This is an optimization exercise on Yosys and OpenROAD, whose aim is small area, not a production implementation. Only simulation tests tie the RTL to the original design; equivalence was not proved. Some runs may be left out. An edit can pass the tests and still lose a function that they never use. Power figures rest on the tool's default switching activity, not on a simulated workload. No driver is modelled on the clock port, so clocking that relies on it looks cheaper here than on a real chip.

$ cat flow/run.sh
#!/bin/bash
# synth_recipe.tcl (not shown) runs the flow's synth.tcl, then flattens the netlist and writes it again
# the make line also repeats each setting of config.mk as NAME=value (left out here)
make -C /OpenROAD-flow-scripts/flow DESIGN_CONFIG=/design/flow/config.mk WORK_HOME=/design/flow/orfs CLKGATE_MAP_FILE= SYNTH_SCRIPT=/design/flow/synth_recipe.tcl finish
$ cat flow/config.mk
export PLATFORM = sky130hd
export DESIGN_NAME = debounce
export DESIGN_NICKNAME = debounce
export VERILOG_FILES = /design/flow/design.v
export SDC_FILE = /design/flow/constraint.sdc
export NUM_CORES = 4
export LEC_CHECK = 0
export CAP_MARGIN = 20
export CORE_MARGIN = 2
export CORE_UTILIZATION = 50
export SLEW_MARGIN = 20
$ cat flow/constraint.sdc
create_clock -name core_clock -period 5.0 [get_ports {clk}]
set_input_delay 1.0000 -clock core_clock [delete_from_list [all_inputs] [get_ports {clk}]]
set_output_delay 1.0000 -clock core_clock [all_outputs]
set_load 0.01 [all_outputs]
$ cat flow/design.v
module debounce (
  clk,
  reset_n,
  data_in,
  data_out
);
  parameter WIDTH = 32;            
  parameter POLARITY = "HIGH";     
  parameter TIMEOUT = 50000;       
  parameter TIMEOUT_WIDTH = 16;    
  input wire clk;
  input wire reset_n;
  input wire [WIDTH-1:0] data_in;
  output wire [WIDTH-1:0] data_out;
  reg [TIMEOUT_WIDTH-1:0] counter [0:WIDTH-1];
  wire counter_reset [0:WIDTH-1];
  wire counter_enable [0:WIDTH-1];
  genvar i;
  generate for (i = 0; i < WIDTH; i = i+1)
  begin:  debounce_counter_loop
    always @ (posedge clk or negedge reset_n)
    begin
      if (reset_n == 0)
      begin
        counter[i] <= 0;
      end
      else
      begin
        if (counter_reset[i] == 1)   
        begin
          counter[i] <= 0;
        end
        else if (counter_enable[i] == 1)
        begin
          counter[i] <= counter[i] + 1'b1;
        end
      end
    end
    if (POLARITY == "HIGH")
    begin
      assign counter_reset[i] = (data_in[i] == 0);
      assign counter_enable[i] = (data_in[i] == 1) & (counter[i] < TIMEOUT);
      assign data_out[i] = (counter[i] == TIMEOUT) ? 1'b1 : 1'b0;
    end
    else
    begin
      assign counter_reset[i] = (data_in[i] == 1);
      assign counter_enable[i] = (data_in[i] == 0) & (counter[i] < TIMEOUT);
      assign data_out[i] = (counter[i] == TIMEOUT) ? 1'b0 : 1'b1;    
    end
  end  
  endgenerate
endmodule
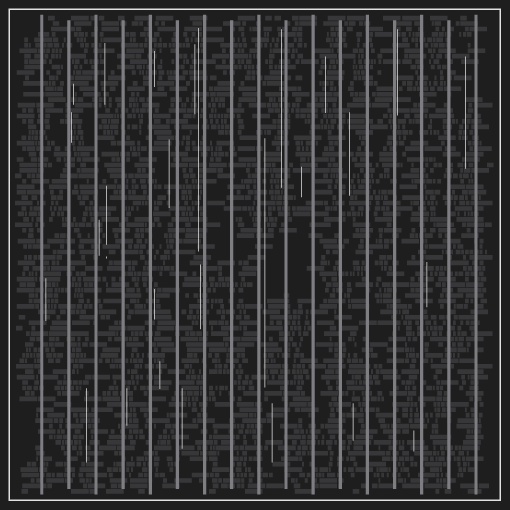
run_1/layer_met4.png
(2 px per um) Supply wires on this layer in grey. Cells faint in the background.
share of all routed wire: 1.6%
wire length on this layer: 934 um
DRT Wirelength: 57.6 mm
Vias: 22147

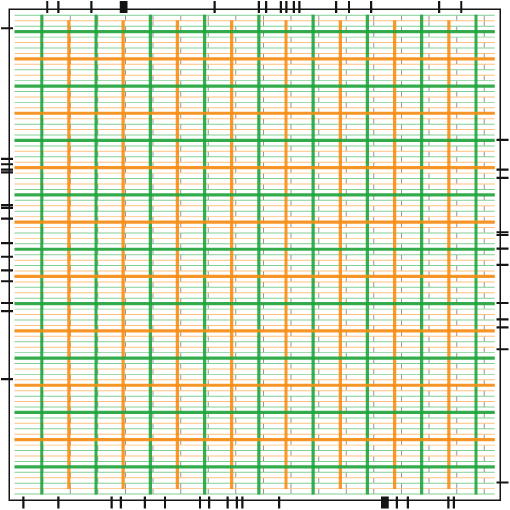
run_1/power_grid.png
(2 px per um) Pins as bars on the die edge. Tap cells in grey.
[VDD] orange
[VSS] green
met5 straps: 17
signal pins: 66
met4 straps: 17
core area: 57500 um^2
Horiz. Die Dim: 245 um

==> impl_metrics.ini, run 1 <==
[logic_synthesis]
yosysSeqAreaShare_pct = 44.2
synth_top_family_by_area = simple AND/OR/NAND/NOR gates
ys_types = 58
synth_simple_gate_area_share_pct = 30.1
synth-compound-area-share_pct = 8.07
synth_adder_area_share_pct = 2.76
yosys_warnings = 2
synth_edf_count = 0
ys.flop_type = dfrtp_1
synth_cells = 3097
synth.avg_cell_area_um2 = 9.36
netlist_area_um2 = 29000
synth_seq_cells = 512
yosysTopAreaCell = dfrtp_1
syn_nets = 3195
synth_xor_xnor_area_share_pct = 10.2
synthArstFlopShare_pct = 100
muxShareOfSynthArea_pct = 1.90
synthTopCellsByArea = dfrtp_1, and2_1, xor2_1, xnor2_1, nand3_1
yosys.area.top_type_share_pct = 44.2

[route]
ant_nets = 0
drc = 0
viasPerCell = 5.59
initialDrtViolationCount = 1168
firstDrtPassIters = 5
wl_per_cell_um = 14.5

[finish]
design_area_um2 = 32400
instances_no_fill = 3964
final-nonclk-buf-share_pct = 2.36
regArea_um2 = 12800
largest_class = multi-input gates
clk_share_pct = 6.15
seq_share_pct = 39.6
multiInputGateArea_um2 = 15400
regMostFlops = counter
fillCellCount = 5196
largest_register_ffs = 512
mostFrequentLayoutCell = dfrtp_1
syn_to_final_growth_pct = 11.8
seq_cell_count = 512
comb.multi_input.count = 2378
n_all_inverters = 127
nNonClkBuffers = 73
nNetsFinal = 3248
final_cell_mix = dfrtp_1, and2_1, nand2_1, nand3_1, xor2_1
clock_buffers = 92
reg_top3 = counter (512)
antenna_cells = 1
multi_input_area_share_pct = 47.5
drive_gt1_share_pct = 3.66

[timing]
period_share_pct = 79.7
fin_setup_tns_ns = 0
fin_hold_ws_ns = 0.475
layout_min_cycle_time_ns = 3.99
rsz0062_at_grt = no
slew_headroom_pct = 33.8
final-hold-violation-count = 0
clock_skew_ns = 0.00965
slew_violations = 0
setup_violations = 0
worstMarginPinSlew_ns = 0.985
setup_slack_ns = 1.01
fmax_mhz = 251

[pwr]
vdd_drop_max_v = 0.000296
p_leak_nw = 14.8
p_total_mw = 9.09
p_per_area_nw_per_um2 = 281

[clocking]
cts_root_buf = clkbuf_16
cts_setup_buffers = 0
cts_tree = done
htreeDepth = 2
cts_resized = 0
cts_buffer_depth = 3
clock_latency_ns = 0.61
path_clk_slew_ns = 0.06
numCtsBuffers = 58
cts.sinks = 512
cts_hold_buf = 0

[global_route]
grt-ovfl-total = 0
grt_usage_pct = 19.4
grt_start_max_net_pins = 110
grt_pass1_wl_mm = 102
antenna_found_initial = 1
grt_pass1_vias = 21920

[setup_path]
crit_end = data_out[29]
cp-end-kind = primary output
crit_type = register to primary output
required_ns = 4.00
worstPathArrival_ns = 2.99
reg2reg_setup_slack_ns = 2.41
crit_path_max_fanout = 6
cp-startpoint = counter[29][12]$_DFFE_PN0P_
r2r.worst_path.cells = 5
rr_endpoint = counter[29][12]$_DFFE_PN0P_
crit_path_start_kind = register
rr_startpoint = counter[29][12]$_DFFE_PN0P_

[place]
dp_hpwl_mm = 38.3
numPortBuffers = 65
dpl_cell_area_um2 = 30400
placedCellCount = 3855
post-place-ws_ns = 1.64
gp_congestion = 0.839

[run_status]
status = no timing/DRC/antenna violations

[die]
nWellTaps = 765
placementRows = 88
pin_count = 66
dieArea_um2 = 59900

[job]
drv_cap = 0

[worst_hold_path]
hold_class = primary input to async pin
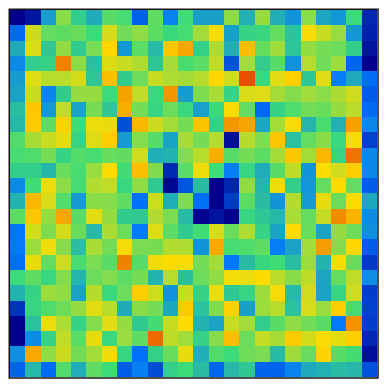
run_1/cell_density.png
(1.5 px per um) The die is cut into 24 by 24 equal tiles; dark blue is low, red is high, 0 to 100% covered.
fullest tile: 91%
nearly empty tiles: 1.6%
mean over tiles: 53%
Starting Density: 50.4%
final core occ: 56.4%

==> run 1: worst max-delay path, cell delays in order, from the launching register on <==
cell	delay [ns]
dfrtp_1	0.43
or4_1	0.55
or4b_2	0.62
nor3_1	0.20
clkdlybuf4s50_1	0.58
==> run 1: Yosys cell counts, types with 77 or more instances <==
| master | number |
|---|---|
| nor4_1 | 91 |
| and2_1 | 337 |
| dfrtp_1 | 512 |
| nor3_1 | 150 |
| a21oi_1 | 77 |
| nand4_1 | 96 |
| nand2_1 | 270 |
| nor2_1 | 82 |
| xnor2_1 | 132 |
| o21ai_0 | 85 |
| xor2_1 | 207 |
| inv_1 | 127 |
| nand3_1 | 211 |
==> run 1: metal layers <==
layer / vias up / share of wire [%] / global-route usage [%]
li1: 11008 / - / -
met1: 10805 / 48 / 26.3
met2: 262 / 47 / 32.6
met3: 70 / 3.3 / 3.29
met4: 2 / 1.6 / 4.70
met5: - / 0.023 / 0
==> run 1: where the power goes <==
group	internal, mW	switching [mW]
Combinational	0.156	0.250
Clock	2.71	1.69
Sequential	4.21	0.0799
==> inputs of run 2 (changes only) <==
==> flow/design.v (replaced) <==
module debounce (
  clk,
  reset_n,
  data_in,
  data_out
);
  parameter WIDTH = 32;            
  parameter POLARITY = "HIGH";     
  parameter TIMEOUT = 50000;       
  parameter TIMEOUT_WIDTH = 16;    
  input wire clk;
  input wire reset_n;
  input wire [WIDTH-1:0] data_in;
  output wire [WIDTH-1:0] data_out;
  localparam [15:0] S0  = 16'h0fe0;    
  localparam [15:0] POL = 16'h5555;    
  reg rst_flag;
  always @ (posedge clk or negedge reset_n)
  begin
    if (reset_n == 0)
      rst_flag <= 1'b1;
    else
      rst_flag <= 1'b0;
  end
  genvar i;
  generate for (i = 0; i < WIDTH; i = i+1)
  begin:  debounce_counter_loop
    reg  [15:0] q;
    wire [15:0] t = rst_flag ? S0 : (q ^ POL);
    wire active = (POLARITY == "HIGH") ? data_in[i] : ~data_in[i];
    wire merge = t[1] & t[2] & t[4] & t[5] & t[6] & t[7] & t[9] & t[10] & t[11] & t[12] & t[13] & t[14];
    wire fb = ~(t[2] ^ t[15]) | merge;
    wire [15:0] t_next = active ? {t[14:0], fb} : S0;
    always @ (posedge clk)
      q <= t_next ^ POL;
    wire sat = &t;
    assign data_out[i] = (POLARITY == "HIGH") ? sat : ~sat;
  end
  endgenerate
endmodule
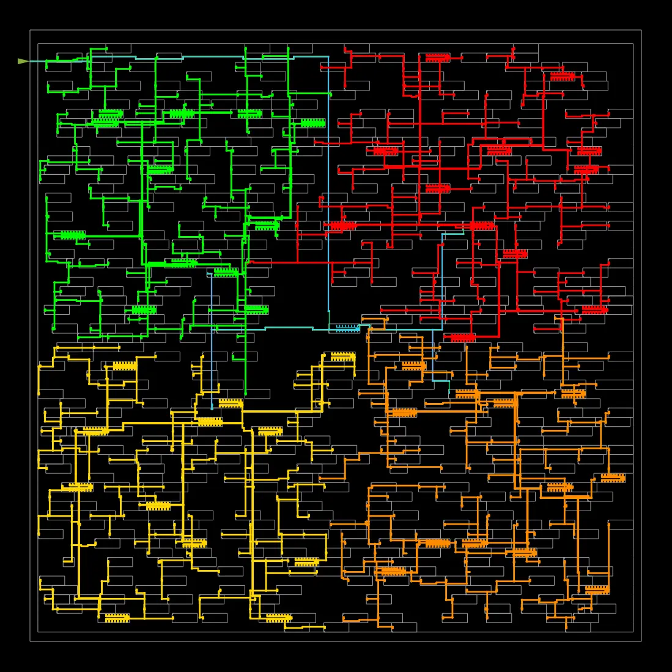
run_2/clock_tree.png
Root Buffer: clkbuf_16
CTS Sinks: 513
H-tree depth: 2

==> impl_metrics.ini, run 2 <==
[run_status]
status = no timing/DRC/antenna violations

[setup_path]
crit_path_max_fanout = 71
crit_path_start_kind = register
rr_endpoint = debounce_counter_loop[12].q[0]$_DFF_P_
crit_type = register to primary output

[timing]
rsz0062_at_grt = no
worstMarginPinSlew_ns = 0.642
setup_violations = 0
slew_headroom_pct = 57.2
setup_slack_ns = 1.01
layout_min_cycle_time_ns = 3.99
clock_skew_ns = 0.0149
fin_setup_tns_ns = 0

[clocking]
cts_buffer_depth = 3
cts_hold_buf = 0
numCtsBuffers = 49

[global_route]
use_met2_pct = 26.5
grt_pass1_vias = 9513
busiest_layer = met2

[route]
firstDrtPassIters = 4
drc = 0
ant_nets = 0
m1WireLength_mm = 13.0

[place]
dpl_cell_area_um2 = 16000
placedCellCount = 1814
dp_hpwl_mm = 16.9
post-place-ws_ns = 1.58

[pwr]
combPwrFrac_pct = 2.3
p_total_mw = 8.03
power.group.top = registers
sequentialPowerShare_pct = 52.8
powerComb_mw = 0.184

[logic_synthesis]
synth.most_common_cell = dfxtp_1
ys_types = 27
yosysTopAreaCell = dfxtp_1
ys.flop_type = dfxtp_1
muxShareOfSynthArea_pct = 0
synthTopCellsByArea = dfxtp_1, nor2_1, nand2_1, o21ai_0, nor4b_1
synth_seq_cells = 513
synth_edf_count = 0
yosys_warnings = 1
synth_common_cells = dfxtp_1, nor2_1, nand2_1

[finish]
drive_gt1_share_pct = 5.91
nNetsFinal = 1509
regMostFlops = debounce_counter_loop.q
largest_register_ffs = 512
instances_no_fill = 1897
fillCellCount = 2499

[die]
core_area_um2 = 29700
dieArea_um2 = 31700
fp.dieW_um = 178
pin_count = 66
start_util_pct = 51.0
placementRows = 63
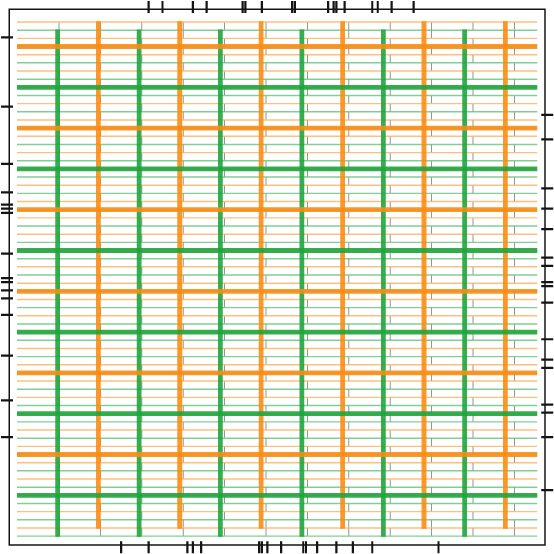
run_2/power_grid.png
(3 px per um) Pins as bars on the die edge. Tap cells in grey.
[VDD] orange
[VSS] green
met1 rails: 64
rows: 63
met4 straps: 12
met5 straps: 12
die height: 178 um
Peak VDD IR: 0.000373 V

[run 2: cell types whose count changed in the layout (fill, tap and decap cells not counted), sizes merged, moves of 132 or more]
cell   change
nor3     -150
nor2     +171
dfrtp    -512
and2     -317
dfxtp    +512
nand3    -211
xor2     -175
xnor2    -132
[run 2: area by class of cell]
type	count	area (um^2)	area share, %
multi-input cells	843	4520	25.7
flip-flops and latches	513	10300	58.4
repair buffers	68	698	3.97
clock buffers	75	1480	8.44
clock inverters	7	114	0.647
well taps	390	488	2.77
diodes	1	2.50	0.0142
[run 2: critical path, cell delays in order, from the launching register on]
cell and delay (ns):
dfstp_4 0.67, buf_12 0.28, or4b_1 0.56, nor4_1 0.28
clkdlybuf4s50_1 0.62
[run 2: worst max-delay path by stage]
stage,from,end,depth (start not counted)
after floorplan,rst_flag$_DFF_PN1_,data_out[3],5
after global placement,rst_flag$_DFF_PN1_,data_out[20],4
after detailed placement,rst_flag$_DFF_PN1_,data_out[20],4
after CTS,rst_flag$_DFF_PN1_,data_out[20],4
after global routing,rst_flag$_DFF_PN1_,data_out[20],4
final,rst_flag$_DFF_PN1_,data_out[20],4
==> run 3: a larger rewrite; changed files in full <==
removed: flow/run.sh
==> flow/design.v <==
module debounce (
  clk,
  reset_n,
  data_in,
  data_out
);
  parameter WIDTH = 32;            
  parameter POLARITY = "HIGH";     
  parameter TIMEOUT = 50000;       
  parameter TIMEOUT_WIDTH = 16;    
  input wire clk;
  input wire reset_n;
  input wire [WIDTH-1:0] data_in;
  output wire [WIDTH-1:0] data_out;
  localparam [15:0] S0  = 16'h0fe0;    
  localparam [15:0] POL = 16'h5555;    
  localparam FB_S0 = 1'b1;           
  reg rst_flag;
  always @ (posedge clk or negedge reset_n)
  begin
    if (reset_n == 0)
      rst_flag <= 1'b1;
    else
      rst_flag <= 1'b0;
  end
  genvar i;
  generate for (i = 0; i < WIDTH; i = i+1)
  begin:  debounce_counter_loop
    reg  [15:0] q;
    wire [15:0] t = q ^ POL;            
    wire active = (POLARITY == "HIGH") ? data_in[i] : ~data_in[i];
    wire merge = t[1] & t[2] & t[4] & t[5] & t[6] & t[7] & t[9] & t[10] & t[11] & t[12] & t[13] & t[14];
    wire fb = ~(t[2] ^ t[15]) | merge;
    wire [15:0] t_cur = rst_flag ? S0 : t;
    wire fb_cur = rst_flag ? FB_S0 : fb;
    wire [15:0] t_next = active ? {t_cur[14:0], fb_cur} : S0;
    always @ (posedge clk)
      q <= t_next ^ POL;
    wire sat = merge & t[3] & t[8] & t[15] & ~rst_flag;
    assign data_out[i] = (POLARITY == "HIGH") ? sat : ~sat;
  end
  endgenerate
endmodule
==> flow/flow/run.sh <==
#!/bin/bash
# Own layout flow.
#  1. the standard synthesis, unchanged (bash standard.sh synth).
#  2. flow/handmap.py replaces the combinational logic of that netlist with a
#     hand-mapped gate netlist of the same functions (checked exhaustively
#     against the RTL equations); every register is kept as the standard
#     synthesis made it (name, cell type, nets).
#  3. the rest of the standard flow (bash standard.sh finish), with
#     - port buffers of the smallest buffer cell (buf_1) instead of the
#       default pick (clkdlybuf4s50_1),
#     - clock tree synthesis without dummy loads and with larger sink clusters.
# Logs: synth.log, handmap.log, standard.log here; each tool's own log in orfs/logs/.
set -euo pipefail
R=orfs/results/${FLOW_PLATFORM:-sky130hd}/debounce/base
export BUFFER_PORTS_ARGS="-buffer_cell sky130_fd_sc_hd__buf_1"
CTS_CLUSTER=${CTS_CLUSTER:-32}
CTS_DIAM=${CTS_DIAM:-100}
CTS_BUFS=${CTS_BUFS:-sky130_fd_sc_hd__clkbuf_16}
export CTS_ARGS="-sink_clustering_enable -repair_clock_nets -dont_use_dummy_load -sink_clustering_size $CTS_CLUSTER -sink_clustering_max_diameter $CTS_DIAM -buf_list {$CTS_BUFS}"

bash standard.sh synth > synth.log 2>&1
cp $R/1_2_yosys.v standard_1_2_yosys.v
python3 flow/handmap.py standard_1_2_yosys.v design.v $R/1_2_yosys.v > handmap.log 2>&1
rm -f $R/1_synth.odb $R/1_synth.sdc
bash standard.sh finish > standard.log 2>&1
==> flow/flow/handmap.py <==
#!/usr/bin/env python3
"""Rewrite the standard synthesis netlist with hand-mapped combinational logic.

usage: handmap.py STANDARD_NETLIST DESIGN_V OUT_NETLIST

Keeps every register of the standard synthesis exactly as it is (instance
name, cell type, clock, set and Q nets) and replaces all combinational
logic with a per-channel gate netlist that computes the same next-state
and output functions as rtl/debounce.v.  The design parameters (S0, POL,
taps, merge mask, output literals) are read from DESIGN_V's localparams and
comments, and each channel's gate functions are checked against the RTL equations
by exhaustive evaluation (all states, inputs and flag values) before the
netlist is written.
"""
import re
import sys
from itertools import product

std_path, design_path, out_path = sys.argv[1:4]
std = open(std_path).read()
design = open(design_path).read()

# ---- design parameters, from the RTL ---------------------------------
S0 = int(re.search(r"localparam \[15:0\] S0\s*=\s*16'h([0-9a-fA-F]+)", design).group(1), 16)
POL = int(re.search(r"localparam \[15:0\] POL\s*=\s*16'h([0-9a-fA-F]+)", design).group(1), 16)
FB_S0 = int(re.search(r"localparam FB_S0\s*=\s*1'b([01])", design).group(1))
m = re.search(r"wire fb = ~\(t\[(\d+)\] \^ t\[(\d+)\]\) \| merge;", design)
TI, TJ = int(m.group(1)), int(m.group(2))
mline = re.search(r"wire merge = ([^;]+);", design).group(1)
KBITS = sorted(int(b) for b in re.findall(r"(?<!~)t\[(\d+)\]", mline))
N15 = "~t[15]" in mline
sline = re.search(r"wire sat = merge((?: & t\[\d+\])*) & ~rst_flag;", design).group(1)
EBITS = [int(b) for b in re.findall(r"t\[(\d+)\]", sline)]
assert not N15
bit = lambda v, k: (v >> k) & 1

def step(t):
    """True-state step function of the RTL (no reset, input active)."""
    fb = 1 - (bit(t, TI) ^ bit(t, TJ))
    if all(bit(t, k) for k in KBITS) and (not N15 or not bit(t, 15)):
        fb = 1
    return ((t << 1) & 0xFFFF) | fb

assert FB_S0 == step(S0) & 1
KMASK = sum(1 << k for k in KBITS)
assert not set(EBITS) & set(KBITS)

# ---- registers of the standard synthesis --------------------------------
inst_re = re.compile(r"(sky130_fd_sc_hd__df\w+)\s+(\\\S+\s|\S+)\s*\((.*?)\);", re.S)
pin_re = re.compile(r"\.(\w+)\(([^()]*?)\)\s*(?:,|$)", re.S)
flops = []
qnet = {}
flag = None
for cell, name, body in inst_re.findall(std):
    pins = {p: v.strip() for p, v in pin_re.findall(body.strip())}
    q = pins["Q"]
    mq = re.fullmatch(r"\\debounce_counter_loop\[(\d+)\]\.q\[(\d+)\]", q)
    if mq:
        assert cell == "sky130_fd_sc_hd__dfxtp_1", cell
        qnet[(int(mq.group(1)), int(mq.group(2)))] = q + " "
        flops.append((cell, name, pins, (int(mq.group(1)), int(mq.group(2)))))
    else:
        assert q == "rst_flag" and flag is None, q
        flag = (cell, name, pins)
        flops.append((cell, name, pins, None))
W = 32
assert len(qnet) == 16 * W and flag is not None

# ---- gate library (function, pin order) ---------------------------------
LIB = {
    "inv_1": (["A"], "Y", lambda a: 1 - a),
    "nand2_1": (["A", "B"], "Y", lambda a, b: 1 - (a & b)),
    "nor2_1": (["A", "B"], "Y", lambda a, b: 1 - (a | b)),
    "nand3_1": (["A", "B", "C"], "Y", lambda a, b, c: 1 - (a & b & c)),
    "nor3_1": (["A", "B", "C"], "Y", lambda a, b, c: 1 - (a | b | c)),
    "nand4_1": (["A", "B", "C", "D"], "Y", lambda a, b, c, d: 1 - (a & b & c & d)),
    "nor4_1": (["A", "B", "C", "D"], "Y", lambda a, b, c, d: 1 - (a | b | c | d)),
    "xor2_1": (["A", "B"], "X", lambda a, b: a ^ b),
    "xnor2_1": (["A", "B"], "Y", lambda a, b: 1 - (a ^ b)),
    "o21ai_0": (["A1", "A2", "B1"], "Y", lambda a1, a2, b1: 1 - ((a1 | a2) & b1)),
    "o31ai_1": (["A1", "A2", "A3", "B1"], "Y", lambda a1, a2, a3, b1: 1 - ((a1 | a2 | a3) & b1)),
    "a21boi_0": (["A1", "A2", "B1_N"], "Y", lambda a1, a2, b1n: 1 - ((a1 & a2) | (1 - b1n))),
    "nor4bb_1": (["A", "B", "C_N", "D_N"], "Y", lambda a, b, cn, dn: (1 - a) & (1 - b) & cn & dn),
    "nor4b_1": (["A", "B", "C", "D_N"], "Y", lambda a, b, c, dn: (1 - a) & (1 - b) & (1 - c) & dn),
    "nor3b_1": (["A", "B", "C_N"], "Y", lambda a, b, cn: (1 - a) & (1 - b) & cn),
    "and4b_1": (["A_N", "B", "C", "D"], "X", lambda an, b, c, d: (1 - an) & b & c & d),
    "and4_1": (["A", "B", "C", "D"], "X", lambda a, b, c, d: a & b & c & d),
    "and3_1": (["A", "B", "C"], "X", lambda a, b, c: a & b & c),
    "and2_1": (["A", "B"], "X", lambda a, b: a & b),
    "conb_1": ([], "LO", None),
}

# ---- symbolic evaluation, to check each gate against the RTL -------------
# A signal is a python function of an environment dict.
gates = []   # (cell, inst, {pin: net})
sig = {}     # net -> function(env)

def gate(cell, inst, out, *ins):
    pins, opin, fn = LIB[cell]
    assert len(pins) == len(ins)
    conn = dict(zip(pins, ins))
    conn[opin] = out
    gates.append((cell, inst, conn))
    fs = [sig[i] for i in ins]
    sig[out] = lambda env, fs=fs, fn=fn: fn(*(f(env) for f in fs))
    return out

sig["rst_flag"] = lambda env: env["F"]
gate("inv_1", "hm_flag_inv", "hm_flag_n", "rst_flag")

def chunks(lst, n):
    return [lst[i:i + n] for i in range(0, len(lst), n)]

for ch in range(W):
    A = f"data_in[{ch}]"
    sig[A] = lambda env: env["A"]
    q = [qnet[(ch, k)] for k in range(16)]
    for k in range(16):
        sig[q[k]] = lambda env, k=k: env["q"][k]
    p = lambda k: bit(POL, k)
    n = lambda s: f"hm_c{ch}_{s}"
    gb = gate("nand2_1", n("gb_g"), n("gb"), A, "hm_flag_n")
    go = gate("inv_1", n("go_g"), n("go"), gb)
    d = {}
    for k in range(1, 16):
        assert p(k) != p(k - 1)
        a, b = bit(S0, k - 1), bit(S0, k)
        if a == b:
            if b ^ p(k) == 0:
                d[k] = gate("nor2_1", n(f"d{k}_g"), n(f"d{k}"), gb, q[k - 1])
            else:
                d[k] = gate("nand2_1", n(f"d{k}_g"), n(f"d{k}"), go, q[k - 1])
        elif b ^ p(k) == 1:
            d[k] = gate("o21ai_0", n(f"d{k}_g"), n(f"d{k}"), "rst_flag", q[k - 1], A)
        else:
            d[k] = gate("a21boi_0", n(f"d{k}_g"), n(f"d{k}"), "hm_flag_n", q[k - 1], A)
    # feedback literal x = xnor(t_i, t_j) in stored bits
    if p(TI) ^ p(TJ):
        x = gate("xor2_1", n("x_g"), n("x"), q[TI], q[TJ])
    else:
        x = gate("xnor2_1", n("x_g"), n("x"), q[TI], q[TJ])
    # merge term with ~rst_flag folded in: zero literals and one literals
    zeros = [q[k] for k in KBITS if p(k) == 1] + ["rst_flag"]
    ones = [q[k] for k in KBITS if p(k) == 0]
    if N15:
        (zeros if p(15) == 0 else ones).append(q[15])
    zg = []
    for i, c in enumerate(chunks(zeros, 4) if len(zeros) != 5 else [zeros[:3], zeros[3:]]):
        cell = {1: None, 2: "nor2_1", 3: "nor3_1", 4: "nor4_1"}[len(c)]
        zg.append(gate(cell, n(f"z{i}_g"), n(f"z{i}"), *c) if cell else None)
    og = []
    for i, c in enumerate(chunks(ones, 4) if len(ones) != 5 else [ones[:3], ones[3:]]):
        cell = {2: "nand2_1", 3: "nand3_1", 4: "nand4_1"}[len(c)]
        og.append(gate(cell, n(f"o{i}_g"), n(f"o{i}"), *c))
    assert len(zg) == 2 and len(og) == 2 and None not in zg, (len(zg), len(og))
    mm = gate("nor4bb_1", n("m_g"), n("m"), og[0], og[1], zg[0], zg[1])
    # bit 0: t0' = A & (F | x | merge), stored inverted
    assert FB_S0 == 1 and bit(S0, 0) == 0 and p(0) == 1
    d[0] = gate("o31ai_1", n("d0_g"), n("d0"), "rst_flag", x, mm, A)
    # output: merge & extra literals (rst_flag already in merge)
    ez = [q[k] for k in EBITS if p(k) == 1]
    eo = [q[k] for k in EBITS if p(k) == 0]
    out = f"data_out[{ch}]"
    if len(ez) == 1 and len(eo) == 2:
        gate("and4b_1", n("sat_g"), out, ez[0], eo[0], eo[1], mm)
    elif len(ez) == 0 and len(eo) == 3:
        gate("and4_1", n("sat_g"), out, eo[0], eo[1], eo[2], mm)
    else:
        raise SystemExit(f"no output mapping for extra literals {EBITS}")
    for k in range(16):
        qnet_d = d[k]
        d[k] = qnet_d
    # record D nets
    for k in range(16):
        sig.setdefault(("D", ch, k), sig[d[k]])
    flops_d = d
    globals().setdefault("DNETS", {})[ch] = flops_d

# ---- exhaustive check of each channel's functions against the RTL -------
def rtl_next_q(qv, A, F):
    tv = qv ^ POL
    if not A:
        tn = S0
    else:
        tn = step(S0 if F else tv)
    return tn ^ POL

def rtl_sat(qv, F):
    tv = qv ^ POL
    return int(all(bit(tv, k) for k in KBITS + EBITS) and not F)

ch = 0
qn = [qnet[(ch, k)] for k in range(16)]
for qv in range(1 << 16):
    for A, F in product((0, 1), (0, 1)):
        env = {"A": A, "F": F, "q": [bit(qv, k) for k in range(16)]}
        nxt = sum(sig[DNETS[ch][k]](env) << k for k in range(16))
        assert nxt == rtl_next_q(qv, A, F), (hex(qv), A, F)
        assert sig["data_out[0]"](env) == rtl_sat(qv, F), (hex(qv), A, F)

# ---- write the netlist ----------------------------------------------------
def esc(net):
    return net if net.startswith("\\") else (net if re.fullmatch(r"[A-Za-z_][\w\[\]]*", net) else "\\" + net + " ")

wires = set()
for cell, inst, conn in gates:
    for pin, net in conn.items():
        if net.startswith("hm_"):
            wires.add(net)
lines = ["module debounce(clk, reset_n, data_in, data_out);",
         "  input clk;", "  input reset_n;", "  input [31:0] data_in;", "  output [31:0] data_out;",
         "  wire rst_flag;", "  wire hm_tie_lo;"]
for qn_ in sorted(qnet.values()):
    lines.append(f"  wire {qn_};")
for w in sorted(wires):
    lines.append(f"  wire {w};")
lines.append("  sky130_fd_sc_hd__conb_1 hm_tie (.LO(hm_tie_lo));")
def pin(net):
    return net.rstrip() + " " if net.startswith("\\") else net

for cell, inst, conn in gates:
    pins = ", ".join(f".{pn}({pin(net)})" for pn, net in conn.items())
    lines.append(f"  sky130_fd_sc_hd__{cell} {inst} ({pins});")
for cell, name, pins, key in flops:
    if key is None:
        conn = dict(pins)
        conn["D"] = "hm_tie_lo"
    else:
        conn = dict(pins)
        conn["D"] = DNETS[key[0]][key[1]]
    pins_s = ", ".join(f".{pn}({pin(net)})" for pn, net in conn.items())
    lines.append(f"  {cell} {name.strip()} ({pins_s});")
lines.append("endmodule")
open(out_path, "w").write("\n".join(lines) + "\n")
print(f"handmap: {len(gates)} gates, {len(flops)} registers; S0={S0:04x} POL={POL:04x} taps={TI},{TJ} "
      f"K={KMASK:04x} extra={EBITS}")
==> flow/standard.sh <==
#!/bin/bash
# synth_recipe.tcl (not shown) runs the flow's synth.tcl, then flattens the netlist and writes it again
# the make line also repeats each setting of config.mk as NAME=value (left out here)
make -C /OpenROAD-flow-scripts/flow DESIGN_CONFIG=/design/flow/config.mk WORK_HOME=/design/flow/orfs CLKGATE_MAP_FILE= SYNTH_SCRIPT=/design/flow/synth_recipe.tcl "${@:-finish}"
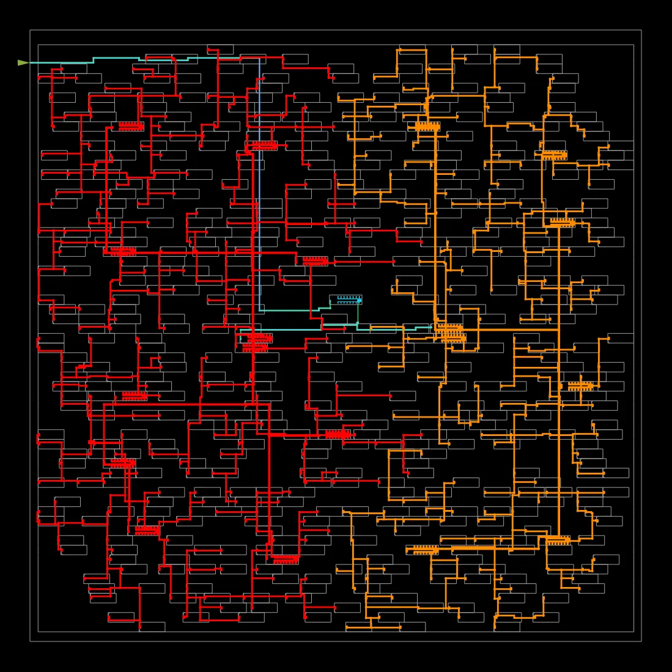
run_3/clock_tree.png
H-tree depth: 1
CTS Buf Count: 20

==> impl_metrics.ini, run 3 <==
[route]
drc = 0
firstDrtPassIters = 5
ant_nets = 0

[timing]
worstMarginPinSlew_ns = 0.882
slew_headroom_pct = 41.1
setup_violations = 0
clock_skew_ns = 0.0688
layout_min_cycle_time_ns = 3.49
final-hold-violation-count = 0
rsz0062_at_grt = no
setup_slack_ns = 1.51
fin_hold_ws_ns = 0.319

[setup_path]
cp_cell_sequence = buf_12 > nor3_1 > nor4bb_1 > and4b_1 > buf_1
slowest_stage = dfstp_4
crit_type = register to primary output
crit_path_max_fanout = 76
crit_end = data_out[8]
crit_path_start_kind = register
crit_family = flip-flops
slowest_delay_ns = 0.98
cp-startpoint = rst_flag$_DFF_PN1_
rr_endpoint = debounce_counter_loop[20].q[7]$_SDFF_PP1_
cp.buffers_inverters = 2
cp.depth = 5

[run_status]
status = no timing/DRC/antenna violations

[place]
post-place-ws_ns = 2.05
dp_hpwl_mm = 16.2

[finish]
largest_register_ffs = 512
drive_gt1_share_pct = 1.64
nNetsFinal = 1437
regMostFlops = debounce_counter_loop.q
antenna_cells = 0

[clocking]
cts_root_buf = clkbuf_16
path_clk_slew_ns = 0.11
cts_hold_buf = 0
cts_buffer_depth = 3
cts.sinks = 513

[logic_synthesis]
yosys_warnings = 1

[pwr]
pg_clk_mw = 1.85
vdd_drop_max_v = 0.000284
powerComb_mw = 0.151
combPwrFrac_pct = 2.4
seq-power_mw = 4.23
clkPwrFrac_pct = 29.7
power.group.top = registers
p_total_mw = 6.24
sequentialPowerShare_pct = 67.9

[global_route]
grt_pass1_vias = 8794
use_met2_pct = 26.0
gr-usage-met3_pct = 2.48
busiest_layer = met2
grt_start_max_net_pins = 77

[die]
core_area_um2 = 27900
fp.dieW_um = 173
placementRows = 61
pin_count = 66
die_h_um = 173
dieArea_um2 = 29900
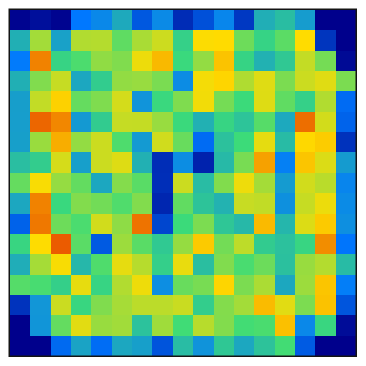
run_3/cell_density.png
(2 px per um) The die is cut into 17 by 17 equal tiles; dark blue is low, red is high, 0 to 100% covered.
mean over tiles: 50%
tiles over 75% full: 9.7%
nearly empty tiles: 3.5%
fullest tile: 90%
Starting Density: 51.0%
final core occ: 55.4%

[run 3: changes by cell type in the layout (fill, tap and decap cells not counted), sizes merged, moves of 29 or more]
cell | previous run | this run
buf | 3 | 66
clkbuf | 75 | 20
clkdlybuf4s50 | 65 | 0
inv | 1 | 33
nand2 | 192 | 256
nand2b | 32 | 0
nor2 | 253 | 224
nor2b | 32 | 0
nor3 | 0 | 32
nor4b | 33 | 0
[run 3: layer usage]
metal / routed length [um] / vias up
met5: 0 / -
met4: 379 / 0
met3: 906 / 19
met2: 10800 / 119
met1: 12400 / 4155
li1: - / 4544
[run 3: area by class of cell]
type / count / area, um^2
fillers: 2546 / 12400
flip-flops and latches: 513 / 10300
multi-input cells: 769 / 3850
well taps: 378 / 473
inverters: 33 / 124
repair buffers: 66 / 264
clock buffers: 20 / 500
[run 3: through the flow]
stage,area [um^2],std cells
final,15500,1779
after global routing,15500,1779
after CTS,15500,1779
after detailed placement,15000,1759
after global placement,15000,1759
after floorplan,14200,1315
==> inputs of run 4 (changes only) <==
--- a/flow/flow/run.sh
+++ b/flow/flow/run.sh
@@ -8,15 +8,17 @@
 #  3. the rest of the standard flow (bash standard.sh finish), with
 #     - port buffers of the smallest buffer cell (buf_1) instead of the
 #       default pick (clkdlybuf4s50_1),
-#     - clock tree synthesis without dummy loads and with larger sink clusters.
+#     - clock tree synthesis without dummy loads, with sink clusters of up to
+#       34 flip-flops (one clkbuf_16 each) and clkbuf_4 root and tree buffers.
 # Logs: synth.log, handmap.log, standard.log here; each tool's own log in orfs/logs/.
 set -euo pipefail
 R=orfs/results/${FLOW_PLATFORM:-sky130hd}/debounce/base
 export BUFFER_PORTS_ARGS="-buffer_cell sky130_fd_sc_hd__buf_1"
-CTS_CLUSTER=${CTS_CLUSTER:-32}
-CTS_DIAM=${CTS_DIAM:-100}
+CTS_CLUSTER=${CTS_CLUSTER:-34}
+CTS_DIAM=${CTS_DIAM:-120}
 CTS_BUFS=${CTS_BUFS:-sky130_fd_sc_hd__clkbuf_16}
-export CTS_ARGS="-sink_clustering_enable -repair_clock_nets -dont_use_dummy_load -sink_clustering_size $CTS_CLUSTER -sink_clustering_max_diameter $CTS_DIAM -buf_list {$CTS_BUFS}"
+CTS_EXTRA=${CTS_EXTRA:--root_buf sky130_fd_sc_hd__clkbuf_4 -tree_buf sky130_fd_sc_hd__clkbuf_4}
+export CTS_ARGS="-sink_clustering_enable -repair_clock_nets -dont_use_dummy_load -sink_clustering_size $CTS_CLUSTER -sink_clustering_max_diameter $CTS_DIAM -buf_list {$CTS_BUFS} $CTS_EXTRA"
 
 bash standard.sh synth > synth.log 2>&1
 cp $R/1_2_yosys.v standard_1_2_yosys.v
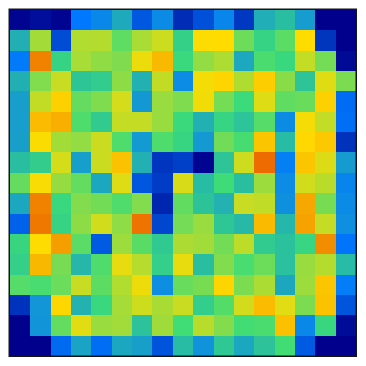
run_4/cell_density.png
(2 px per um) The die is cut into 17 by 17 equal tiles; dark blue is low, red is high, 0 to 100% covered.
fullest tile: 88%
mean over tiles: 50%
nearly empty tiles: 3.8%
tiles over 75% full: 11%
core area: 27900 um^2
final core occ: 55.2%

==> impl_metrics.ini, run 4 <==
[logic_synthesis]
yosys_warnings = 1
synth_cells = 1315
syn_nets = 1349
netlist_area_um2 = 14200
synth.avg_cell_area_um2 = 10.8

[die]
start_util_pct = 51.0
die_h_um = 173
dieArea_um2 = 29900
pin_count = 66
fp.dieW_um = 173
placementRows = 61

[run_status]
status = no timing/DRC/antenna violations

[finish]
regMostFlops = debounce_counter_loop.q
largest_register_ffs = 512
reg_top3 = debounce_counter_loop.q (512), rst_flag (1)
syn_to_final_growth_pct = 8.20
final_cell_mix = dfxtp_1, nand2_1, nor2_1, buf_1, o21ai_0
drive_gt1_share_pct = 1.57
nNetsFinal = 1436
design_area_um2 = 15400
fillCellCount = 2548
mostFrequentLayoutCell = dfxtp_1

[timing]
worstMarginPinSlew_ns = 0.888
clock_skew_ns = 0.0751
fin_setup_tns_ns = 0
setup_violations = 0
fmax_mhz = 268
final-hold-violation-count = 0
rsz0062_at_grt = no
slew_headroom_pct = 40.7
slew_violations = 0
layout_min_cycle_time_ns = 3.72
period_share_pct = 74.5

[clocking]
clock_latency_ns = 0.73
cts_tree = done
cts_buffer_depth = 3
cts_hold_buf = 0
cts.sinks = 513
cts_resized = 0
cts_setup_buffers = 0
path_clk_slew_ns = 0.11
htreeDepth = 1

[route]
routed-via-count = 8815
drc = 0
firstDrtPassIters = 4
initialDrtViolationCount = 389
ant_nets = 0
viasPerCell = 4.95
wl_per_cell_um = 13.6
routed_wl_mm = 24.3

[global_route]
grt_pass1_vias = 8804
grt_pass1_wl_mm = 41.4
antenna_found_initial = 1
grt_usage_pct = 16.0
grt_start_max_net_pins = 77
grt-ovfl-total = 0

[pwr]
p_per_area_nw_per_um2 = 394
combPwrFrac_pct = 2.5
sequentialPowerShare_pct = 69.7
pg_clk_mw = 1.69
p_switching_mw = 1.26
power.group.top = registers
powerComb_mw = 0.151
switching_share_pct = 20.7
p_leak_nw = 5.67
seq-power_mw = 4.23
clkPwrFrac_pct = 27.9
vdd_drop_max_v = 0.000283
internal-power_mw = 4.82

[setup_path]
slowest_delay_ns = 0.98
reg2reg_setup_slack_ns = 2.44
rr_endpoint = debounce_counter_loop[0].q[11]$_SDFF_PP1_
cp-end-kind = primary output
crit_end = data_out[8]
required_ns = 4.00
slowest_stage = dfstp_4
rr_startpoint = rst_flag$_DFF_PN1_
cp-startpoint = rst_flag$_DFF_PN1_
crit_type = register to primary output
r2r.worst_path.cells = 5
crit_path_max_fanout = 76
crit_path_start_kind = register
cp_cell_sequence = buf_12 > nor3_1 > nor4bb_1 > and4b_1 > buf_1
worstPathArrival_ns = 2.72

[place]
dpl_cell_area_um2 = 15000
dp_hpwl_mm = 16.2
numPortBuffers = 65
gp_congestion = 0.769

[job]
drv_cap = 0

[worst_hold_path]
hold_class = primary input to async pin
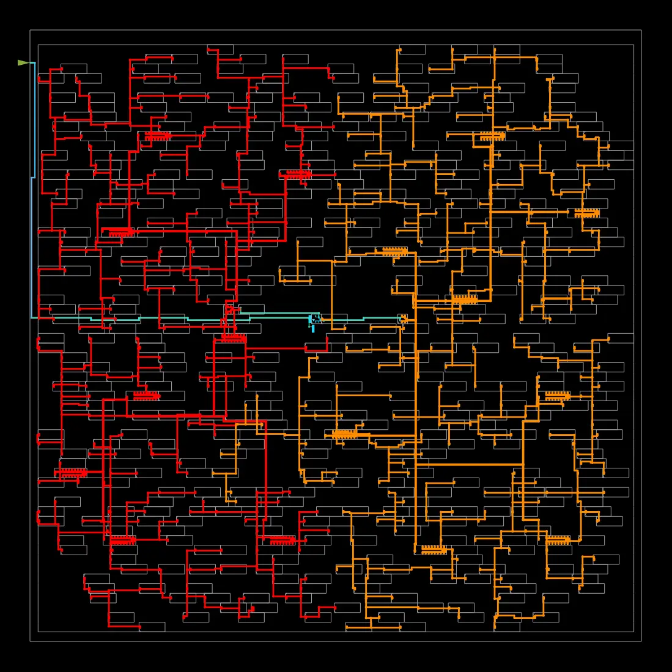
run_4/clock_tree.png
CTS Buf Count: 19
Root Buffer: clkbuf_4
number of sequential cells: 513

-- run 4: cell count changes in the layout (fill, tap and decap cells not counted), sizes merged --
| cell | before | now |
|---|---|---|
| clkbuf | 20 | 19 |
| diode | 0 | 2 |
-- run 4: metrics by stage --
step	hold slack, ns	instances	power, mW	setup WS, ns
after floorplan	0.362	1315	4.40	2.14
after global placement	0.364	1759	4.48	2.07
after detailed placement	0.366	1759	4.48	2.05
after CTS	0.131	1778	6.17	1.20
after global routing	0.133	1780	6.34	1.11
final	0.187	1780	6.08	1.28
-- run 4: worst max-delay path: cells and delay by family, from the launching register on --
family	cells	cell delay, ns
DFF	1	0.98
buffers and inverters	2	0.52
and+or+nand+nor	3	0.44
-- run 4: area by class of cell --
cell class / instances / area [um^2] / share of cell area (%)
flip-flops and latches: 513 / 10300 / 66.7
multi-input cells: 769 / 3850 / 25.0
well taps: 378 / 473 / 3.07
clock buffers: 19 / 423 / 2.74
repair buffers: 66 / 264 / 1.71
inverters: 33 / 124 / 0.804
diodes: 2 / 5.00 / 0.0325
-- run 4: per-layer routing --
metal / track usage (%) / part of all wire, %
met5: 0 / 0
met4: 3.18 / 1.5
met3: 2.35 / 3.4
met1: 23.0 / 51
met2: 26.1 / 44
==> inputs of run 5 (changes only) <==
--- a/flow/flow/run.sh
+++ b/flow/flow/run.sh
@@ -9,12 +9,12 @@
 #     - port buffers of the smallest buffer cell (buf_1) instead of the
 #       default pick (clkdlybuf4s50_1),
 #     - clock tree synthesis without dummy loads, with sink clusters of up to
-#       34 flip-flops (one clkbuf_16 each) and clkbuf_4 root and tree buffers.
+#       35 flip-flops (one clkbuf_16 each) and clkbuf_4 root and tree buffers.
 # Logs: synth.log, handmap.log, standard.log here; each tool's own log in orfs/logs/.
 set -euo pipefail
 R=orfs/results/${FLOW_PLATFORM:-sky130hd}/debounce/base
 export BUFFER_PORTS_ARGS="-buffer_cell sky130_fd_sc_hd__buf_1"
-CTS_CLUSTER=${CTS_CLUSTER:-34}
+CTS_CLUSTER=${CTS_CLUSTER:-35}
 CTS_DIAM=${CTS_DIAM:-120}
 CTS_BUFS=${CTS_BUFS:-sky130_fd_sc_hd__clkbuf_16}
 CTS_EXTRA=${CTS_EXTRA:--root_buf sky130_fd_sc_hd__clkbuf_4 -tree_buf sky130_fd_sc_hd__clkbuf_4}
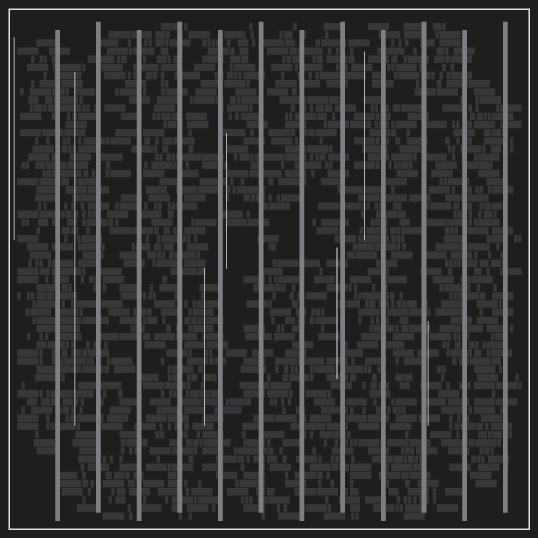
run_5/layer_met4.png
(3 px per um) Supply wires on this layer in grey. Cells faint in the background.
longest straight run: 118 um
wire length on this layer: 423 um
nets with wire on the layer: 3
share of all routed wire: 1.7%
Vias: 8832
DRT Wirelength: 24.3 mm

==> impl_metrics.ini, run 5 <==
[run_status]
status = no timing/DRC/antenna violations

[die]
dieArea_um2 = 29900
die_h_um = 173
pin_count = 66
placementRows = 61
core_area_um2 = 27900
fp.dieW_um = 173
start_util_pct = 51.0

[pwr]
p_leak_nw = 5.66
combPwrFrac_pct = 2.5
p_switching_mw = 1.26
sequentialPowerShare_pct = 70.0
p_total_mw = 6.05
vdd_drop_max_v = 0.000208
switching_share_pct = 20.9
clkPwrFrac_pct = 27.5
internal-power_mw = 4.79
p_per_area_nw_per_um2 = 393

[global_route]
grt_pass1_wl_mm = 41.4
grt_usage_pct = 16.1
grt_pass1_vias = 8799
antenna_found_initial = 1
grt-ovfl-total = 0
grt_start_max_net_pins = 77

[timing]
layout_min_cycle_time_ns = 3.70
slew_violations = 0
final-hold-violation-count = 0
fin_setup_tns_ns = 0
fin_hold_ws_ns = 0.209
slew_headroom_pct = 41.3
fmax_mhz = 271
clock_skew_ns = 0.0317
worstMarginPinSlew_ns = 0.880
setup_violations = 0
period_share_pct = 73.9
setup_slack_ns = 1.30
rsz0062_at_grt = no

[setup_path]
required_ns = 4.00
crit_path_max_fanout = 76
r2r.worst_path.cells = 5
rr_endpoint = debounce_counter_loop[12].q[7]$_SDFF_PP1_
slowest_stage = dfstp_4
crit_type = register to primary output
cp_cell_sequence = buf_12 > nor3_1 > nor4bb_1 > and4b_1 > buf_1
rr_startpoint = rst_flag$_DFF_PN1_
crit_end = data_out[8]
cp-startpoint = rst_flag$_DFF_PN1_
worstPathArrival_ns = 2.70
reg2reg_setup_slack_ns = 2.44
cp-end-kind = primary output
slowest_delay_ns = 0.97
crit_path_start_kind = register

[logic_synthesis]
yosys_warnings = 1
syn_nets = 1349
netlist_area_um2 = 14200
synth.avg_cell_area_um2 = 10.8
synth_cells = 1315

[route]
wl_per_cell_um = 13.7
viasPerCell = 4.97
firstDrtPassIters = 4
initialDrtViolationCount = 470
ant_nets = 0
drc = 0

[clocking]
path_clk_slew_ns = 0.12
cts_root_buf = clkbuf_4
cts_tree = done
cts_hold_buf = 0
numCtsBuffers = 18
htreeDepth = 1
cts_setup_buffers = 0
cts_resized = 0
cts_buffer_depth = 3
clock_latency_ns = 0.74
cts.sinks = 513

[place]
post-place-ws_ns = 2.05
dpl_cell_area_um2 = 15000
numPortBuffers = 65
dp_hpwl_mm = 16.2
gp_congestion = 0.769
placedCellCount = 1759

[job]
drv_cap = 0

[finish]
multiInputGateArea_um2 = 3850
syn_to_final_growth_pct = 8.01
instances_no_fill = 1778
regMostFlops = debounce_counter_loop.q
reg_top3 = debounce_counter_loop.q (512), rst_flag (1)
regArea_um2 = 10300
final_cell_mix = dfxtp_1, nand2_1, nor2_1, buf_1, o21ai_0
mostFrequentLayoutCell = dfxtp_1
fillCellCount = 2540
drive_gt1_share_pct = 1.50
largest_register_ffs = 512
nNetsFinal = 1435
design_area_um2 = 15400

[worst_hold_path]
hold_class = primary input to async pin
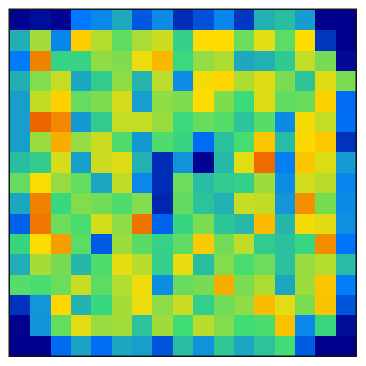
run_5/cell_density.png
(2 px per um) The die is cut into 17 by 17 equal tiles; dark blue is low, red is high, 0 to 100% covered.
mean over tiles: 50%
tiles over 75% full: 10%
fullest tile: 88%
nearly empty tiles: 3.8%
final core occ: 55.1%

-- run 5: cell types whose count changed in the layout (fill, tap and decap cells not counted), sizes merged --
cell	delta
diode	-1
clkbuf	-1
-- run 5: area by class of cell --
cell class	instances	share of cell area [%]
sequential	513	66.8
multi-input combinational	769	25.0
tap	378	3.07
clock buffer	18	2.59
timing repair buffer	66	1.72
inverter	33	0.805
antenna	1	0.0163
-- run 5: routing by layer --
layer  vias to the layer above  GRT usage (%)  wire, um
met5                         -              0         0
met4                         0           3.60       422
met3                        20           2.24       903
met2                       122           26.2     10800
met1                      4146           23.0     12200
li1                       4544              -         -
-- run 5: critical path: cells and delay by family, from the launching register on --
family / cells / cell delay, ns
DFF: 1 / 0.97
buffers and inverters: 2 / 0.52
and+or+nand+nor: 3 / 0.44
-- run 5: power by group through the flow --
stage	combinational [mW]	clock [mW]	sequential, mW
floorplan	0.0899	0	4.31
global placement	0.151	0	4.33
detailed placement	0.152	0	4.33
CTS	0.152	1.75	4.24
global route	0.173	1.88	4.25
finish	0.151	1.66	4.23
==> inputs of run 6 (changes only) <==
--- a/flow/design.v
+++ b/flow/design.v
@@ -15,14 +15,15 @@
   localparam [15:0] S0  = 16'h0fe0;    
   localparam [15:0] POL = 16'h5555;    
   localparam FB_S0 = 1'b1;           
-  reg rst_flag;
+  reg run;
   always @ (posedge clk or negedge reset_n)
   begin
     if (reset_n == 0)
-      rst_flag <= 1'b1;
+      run <= 1'b0;
     else
-      rst_flag <= 1'b0;
+      run <= 1'b1;
   end
+  wire rst_flag = ~run;
   genvar i;
   generate for (i = 0; i < WIDTH; i = i+1)
   begin:  debounce_counter_loop
--- a/flow/flow/handmap.py
+++ b/flow/flow/handmap.py
@@ -32,6 +32,7 @@
 sline = re.search(r"wire sat = merge((?: & t\[\d+\])*) & ~rst_flag;", design).group(1)
 EBITS = [int(b) for b in re.findall(r"t\[(\d+)\]", sline)]
 assert not N15
+assert "wire rst_flag = ~run;" in design and "run <= 1'b0;" in design and "run <= 1'b1;" in design
 bit = lambda v, k: (v >> k) & 1
 
 def step(t):
@@ -60,7 +61,7 @@
         qnet[(int(mq.group(1)), int(mq.group(2)))] = q + " "
         flops.append((cell, name, pins, (int(mq.group(1)), int(mq.group(2)))))
     else:
-        assert q == "rst_flag" and flag is None, q
+        assert q == "run" and flag is None, q
         flag = (cell, name, pins)
         flops.append((cell, name, pins, None))
 W = 32
@@ -87,7 +88,7 @@
     "and4_1": (["A", "B", "C", "D"], "X", lambda a, b, c, d: a & b & c & d),
     "and3_1": (["A", "B", "C"], "X", lambda a, b, c: a & b & c),
     "and2_1": (["A", "B"], "X", lambda a, b: a & b),
-    "conb_1": ([], "LO", None),
+    "conb_1": ([], "HI", None),
 }
 
 # ---- symbolic evaluation, to check each gate against the RTL -------------
@@ -105,8 +106,9 @@
     sig[out] = lambda env, fs=fs, fn=fn: fn(*(f(env) for f in fs))
     return out
 
-sig["rst_flag"] = lambda env: env["F"]
-gate("inv_1", "hm_flag_inv", "hm_flag_n", "rst_flag")
+# run = ~rst_flag is the flag register's output; hm_flag = rst_flag
+sig["run"] = lambda env: 1 - env["F"]
+gate("inv_1", "hm_flag_inv", "hm_flag", "run")
 
 def chunks(lst, n):
     return [lst[i:i + n] for i in range(0, len(lst), n)]
@@ -119,7 +121,7 @@
         sig[q[k]] = lambda env, k=k: env["q"][k]
     p = lambda k: bit(POL, k)
     n = lambda s: f"hm_c{ch}_{s}"
-    gb = gate("nand2_1", n("gb_g"), n("gb"), A, "hm_flag_n")
+    gb = gate("nand2_1", n("gb_g"), n("gb"), A, "run")
     go = gate("inv_1", n("go_g"), n("go"), gb)
     d = {}
     for k in range(1, 16):
@@ -131,17 +133,17 @@
             else:
                 d[k] = gate("nand2_1", n(f"d{k}_g"), n(f"d{k}"), go, q[k - 1])
         elif b ^ p(k) == 1:
-            d[k] = gate("o21ai_0", n(f"d{k}_g"), n(f"d{k}"), "rst_flag", q[k - 1], A)
+            d[k] = gate("o21ai_0", n(f"d{k}_g"), n(f"d{k}"), "hm_flag", q[k - 1], A)
         else:
-            d[k] = gate("a21boi_0", n(f"d{k}_g"), n(f"d{k}"), "hm_flag_n", q[k - 1], A)
+            d[k] = gate("a21boi_0", n(f"d{k}_g"), n(f"d{k}"), "run", q[k - 1], A)
     # feedback literal x = xnor(t_i, t_j) in stored bits
     if p(TI) ^ p(TJ):
         x = gate("xor2_1", n("x_g"), n("x"), q[TI], q[TJ])
     else:
         x = gate("xnor2_1", n("x_g"), n("x"), q[TI], q[TJ])
-    # merge term with ~rst_flag folded in: zero literals and one literals
-    zeros = [q[k] for k in KBITS if p(k) == 1] + ["rst_flag"]
-    ones = [q[k] for k in KBITS if p(k) == 0]
+    # merge term with run (= ~rst_flag) folded in: zero literals and one literals
+    zeros = [q[k] for k in KBITS if p(k) == 1]
+    ones = [q[k] for k in KBITS if p(k) == 0] + ["run"]
     if N15:
         (zeros if p(15) == 0 else ones).append(q[15])
     zg = []
@@ -156,8 +158,8 @@
     mm = gate("nor4bb_1", n("m_g"), n("m"), og[0], og[1], zg[0], zg[1])
     # bit 0: t0' = A & (F | x | merge), stored inverted
     assert FB_S0 == 1 and bit(S0, 0) == 0 and p(0) == 1
-    d[0] = gate("o31ai_1", n("d0_g"), n("d0"), "rst_flag", x, mm, A)
-    # output: merge & extra literals (rst_flag already in merge)
+    d[0] = gate("o31ai_1", n("d0_g"), n("d0"), "hm_flag", x, mm, A)
+    # output: merge & extra literals (run already in merge)
     ez = [q[k] for k in EBITS if p(k) == 1]
     eo = [q[k] for k in EBITS if p(k) == 0]
     out = f"data_out[{ch}]"
@@ -209,12 +211,12 @@
             wires.add(net)
 lines = ["module debounce(clk, reset_n, data_in, data_out);",
          "  input clk;", "  input reset_n;", "  input [31:0] data_in;", "  output [31:0] data_out;",
-         "  wire rst_flag;", "  wire hm_tie_lo;"]
+         "  wire run;", "  wire hm_tie_hi;"]
 for qn_ in sorted(qnet.values()):
     lines.append(f"  wire {qn_};")
 for w in sorted(wires):
     lines.append(f"  wire {w};")
-lines.append("  sky130_fd_sc_hd__conb_1 hm_tie (.LO(hm_tie_lo));")
+lines.append("  sky130_fd_sc_hd__conb_1 hm_tie (.HI(hm_tie_hi));")
 def pin(net):
     return net.rstrip() + " " if net.startswith("\\") else net
 
@@ -224,7 +226,7 @@
 for cell, name, pins, key in flops:
     if key is None:
         conn = dict(pins)
-        conn["D"] = "hm_tie_lo"
+        conn["D"] = "hm_tie_hi"
     else:
         conn = dict(pins)
         conn["D"] = DNETS[key[0]][key[1]]
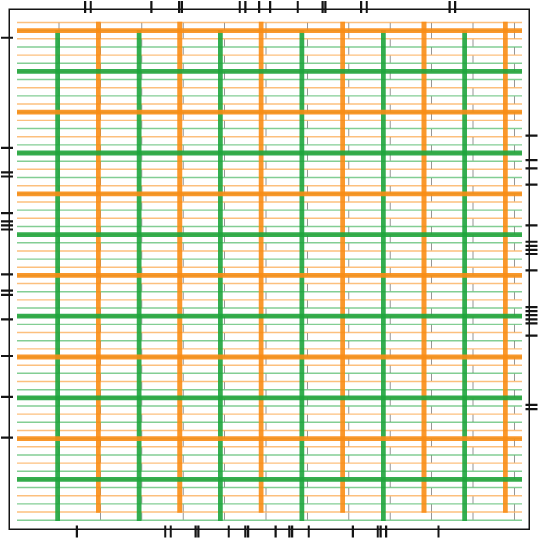
run_6/power_grid.png
(3 px per um) Pins as bars on the die edge. Tap cells in grey.
[VDD] orange
[VSS] green
rows: 61
met1 rails: 62
Peak VDD IR: 0.000277 V
die height: 173 um
Horiz. Die Dim: 173 um

==> impl_metrics.ini, run 6 <==
[run_status]
status = no timing/DRC/antenna violations

[route]
initialDrtViolationCount = 570
firstDrtPassIters = 5
drc = 0
wl_per_cell_um = 13.7
viasPerCell = 4.99
routed.top_layer = met4
routed-via-count = 8873
m1WireLength_mm = 12.3
dr_wl_met2_mm = 10.8

[setup_path]
crit_path_start_kind = register
worstPathArrival_ns = 2.82
required_ns = 4.00
crit_path_max_fanout = 65

[global_route]
gr-usage-met3_pct = 2.44
grt_pass1_wl_mm = 41.2
grt_pass1_vias = 8799
antenna_found_initial = 1
grt_start_max_net_pins = 67
use_met2_pct = 25.8
busiest_layer = met2
grt-ovfl-total = 0
met1_usage_pct = 23.4

[timing]
slew_violations = 0
slew_headroom_pct = 40.8
clock_skew_ns = 0.0328
layout_min_cycle_time_ns = 3.82
period_share_pct = 76.4
worstMarginPinSlew_ns = 0.888
setup_violations = 0
final-hold-violation-count = 0

[finish]
regMostFlops = debounce_counter_loop.q
fillCellCount = 2500
seq_cell_count = 513
mostFrequentLayoutCell = dfxtp_1
syn_to_final_growth_pct = 8.00
multiInputGateArea_um2 = 3850
multi_input_area_share_pct = 25.0
comb.multi_input.count = 769
clock_buffers = 18
nNetsFinal = 1436
final_cell_mix = dfxtp_1, nor2_1, nand2_1, buf_1, o21ai_0
antenna_cells = 1
final-nonclk-buf-share_pct = 1.70
largest_register_ffs = 512
reg_top3 = debounce_counter_loop.q (512), run (1)
drive_gt1_share_pct = 1.50
regArea_um2 = 10300

[logic_synthesis]
synth_cells = 1315
syn_nets = 1349
yosys_warnings = 1
netlist_area_um2 = 14200

[clocking]
clock_latency_ns = 0.72
numCtsBuffers = 18
path_clk_slew_ns = 0.12
htreeDepth = 1
cts.sinks = 513
cts_root_buf = clkbuf_4
cts_setup_buffers = 0

[die]
placementRows = 61
nWellTaps = 378
dieArea_um2 = 29900
pin_count = 66
core_area_um2 = 27900

[pwr]
clkPwrFrac_pct = 27.4
p_leak_nw = 5.70
internal-power_mw = 4.79
power.group.top = registers
powerComb_mw = 0.145
sequentialPowerShare_pct = 70.2
combPwrFrac_pct = 2.4
p_per_area_nw_per_um2 = 392

[worst_hold_path]
hold_class = register to register

[place]
dpl_cell_area_um2 = 15000
numPortBuffers = 65
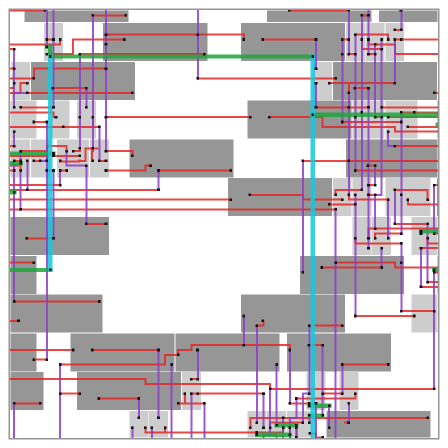
run_6/detail.png
Region (28, 28) to (58, 58) um. Cells in grey, sequential cells in the stronger grey; small squares are vias.
[metal 2] purple
[metal 1] red
[metal 4] cyan
[metal 3] green
most frequent: dfxtp_1 (17), nor2_1 (11), nand2_1 (9)
sequential cells in the window: 17
cells with their middle in the window: 47
netlist names of flops here include: debounce_counter_loop.q (17)

run 6: through the flow:
stage                     util [%]  std cells  power [mW]  setup slack (ns)  hold slack, ns
after floorplan                  -       1315        4.40              2.00           0.362
after global placement        53.6       1759        4.48              2.03           0.363
after detailed placement      53.6       1759        4.47              1.96           0.366
after CTS                     55.1       1778        6.12              1.15           0.369
after global routing          55.1       1779        6.30              1.02           0.376
final                         55.1       1779        6.04              1.18           0.371
run 6: worst max-delay path: stages (launching register included):
cell      delay (ns)
dfrtp_4         1.03
nand3_1         0.16
nor4bb_1        0.41
and4b_1         0.30
buf_1           0.18
run 6: final timing paths:
kind,from,to,slack (ns),cells after the start
max,run$_DFF_PN0_,data_out[20],1.18,4
min,debounce_counter_loop[0].q[8]$_DFF_P_,debounce_counter_loop[0].q[9]$_SDFF_PN1_,0.37,1
max reg2reg,run$_DFF_PN0_,debounce_counter_loop[17].q[0]$_DFF_P_,2.24,3
min reg2reg,debounce_counter_loop[0].q[8]$_DFF_P_,debounce_counter_loop[0].q[9]$_SDFF_PN1_,0.37,1
max in group asynchronous,reset_n,run$_DFF_PN0_,4.29,2
min in group asynchronous,reset_n,run$_DFF_PN0_,0.57,2

==> static timing again, ports no longer ideal <==
No port has a modelled driver above. Below, the same layouts with a new extraction and two added sets of constraints. Step 1 sets driving cells, clkbuf_16 on the clock port and buf_2 on the other inputs (assumed; they add their load-dependent delay and slew). Step 2 also shifts input and output timing later by t, the mid clock arrival at the registers, as if the neighbouring blocks saw the same clock. a / b / c = no drivers / after step 1 / after step 2; a / b = the first two.
| run | t, ns | setup WS [ns] | hold WS [ns] | clock arrival spread, ns | worst register clock-pin slew, ns |
|---|---|---|---|---|---|
| run 1 | 0.661 | 1.014 / 0.955 / 1.616 | 0.475 / 0.468 / 0.483 | 0.011 / 0.011 | 0.06 / 0.06 |
| run 2 | 0.581 | 1.009 / 0.960 / 1.541 | 0.373 / 0.373 / 0.373 | 0.017 / 0.018 | 0.06 / 0.06 |
| run 3 | 0.556 | 1.505 / 1.459 / 2.016 | 0.319 / 0.319 / 0.319 | 0.073 / 0.073 | 0.11 / 0.11 |
| run 4 | 0.737 | 1.275 / 1.236 / 1.973 | 0.187 / 0.174 / 0.290 | 0.077 / 0.078 | 0.12 / 0.12 |
| run 5 | 0.760 | 1.304 / 1.265 / 2.026 | 0.209 / 0.196 / 0.354 | 0.035 / 0.035 | 0.12 / 0.12 |
| run 6 | 0.748 | 1.179 / 1.138 / 1.887 | 0.371 / 0.371 / 0.371 | 0.037 / 0.037 | 0.12 / 0.12 |
After both steps setup and hold are still met in every run listed.
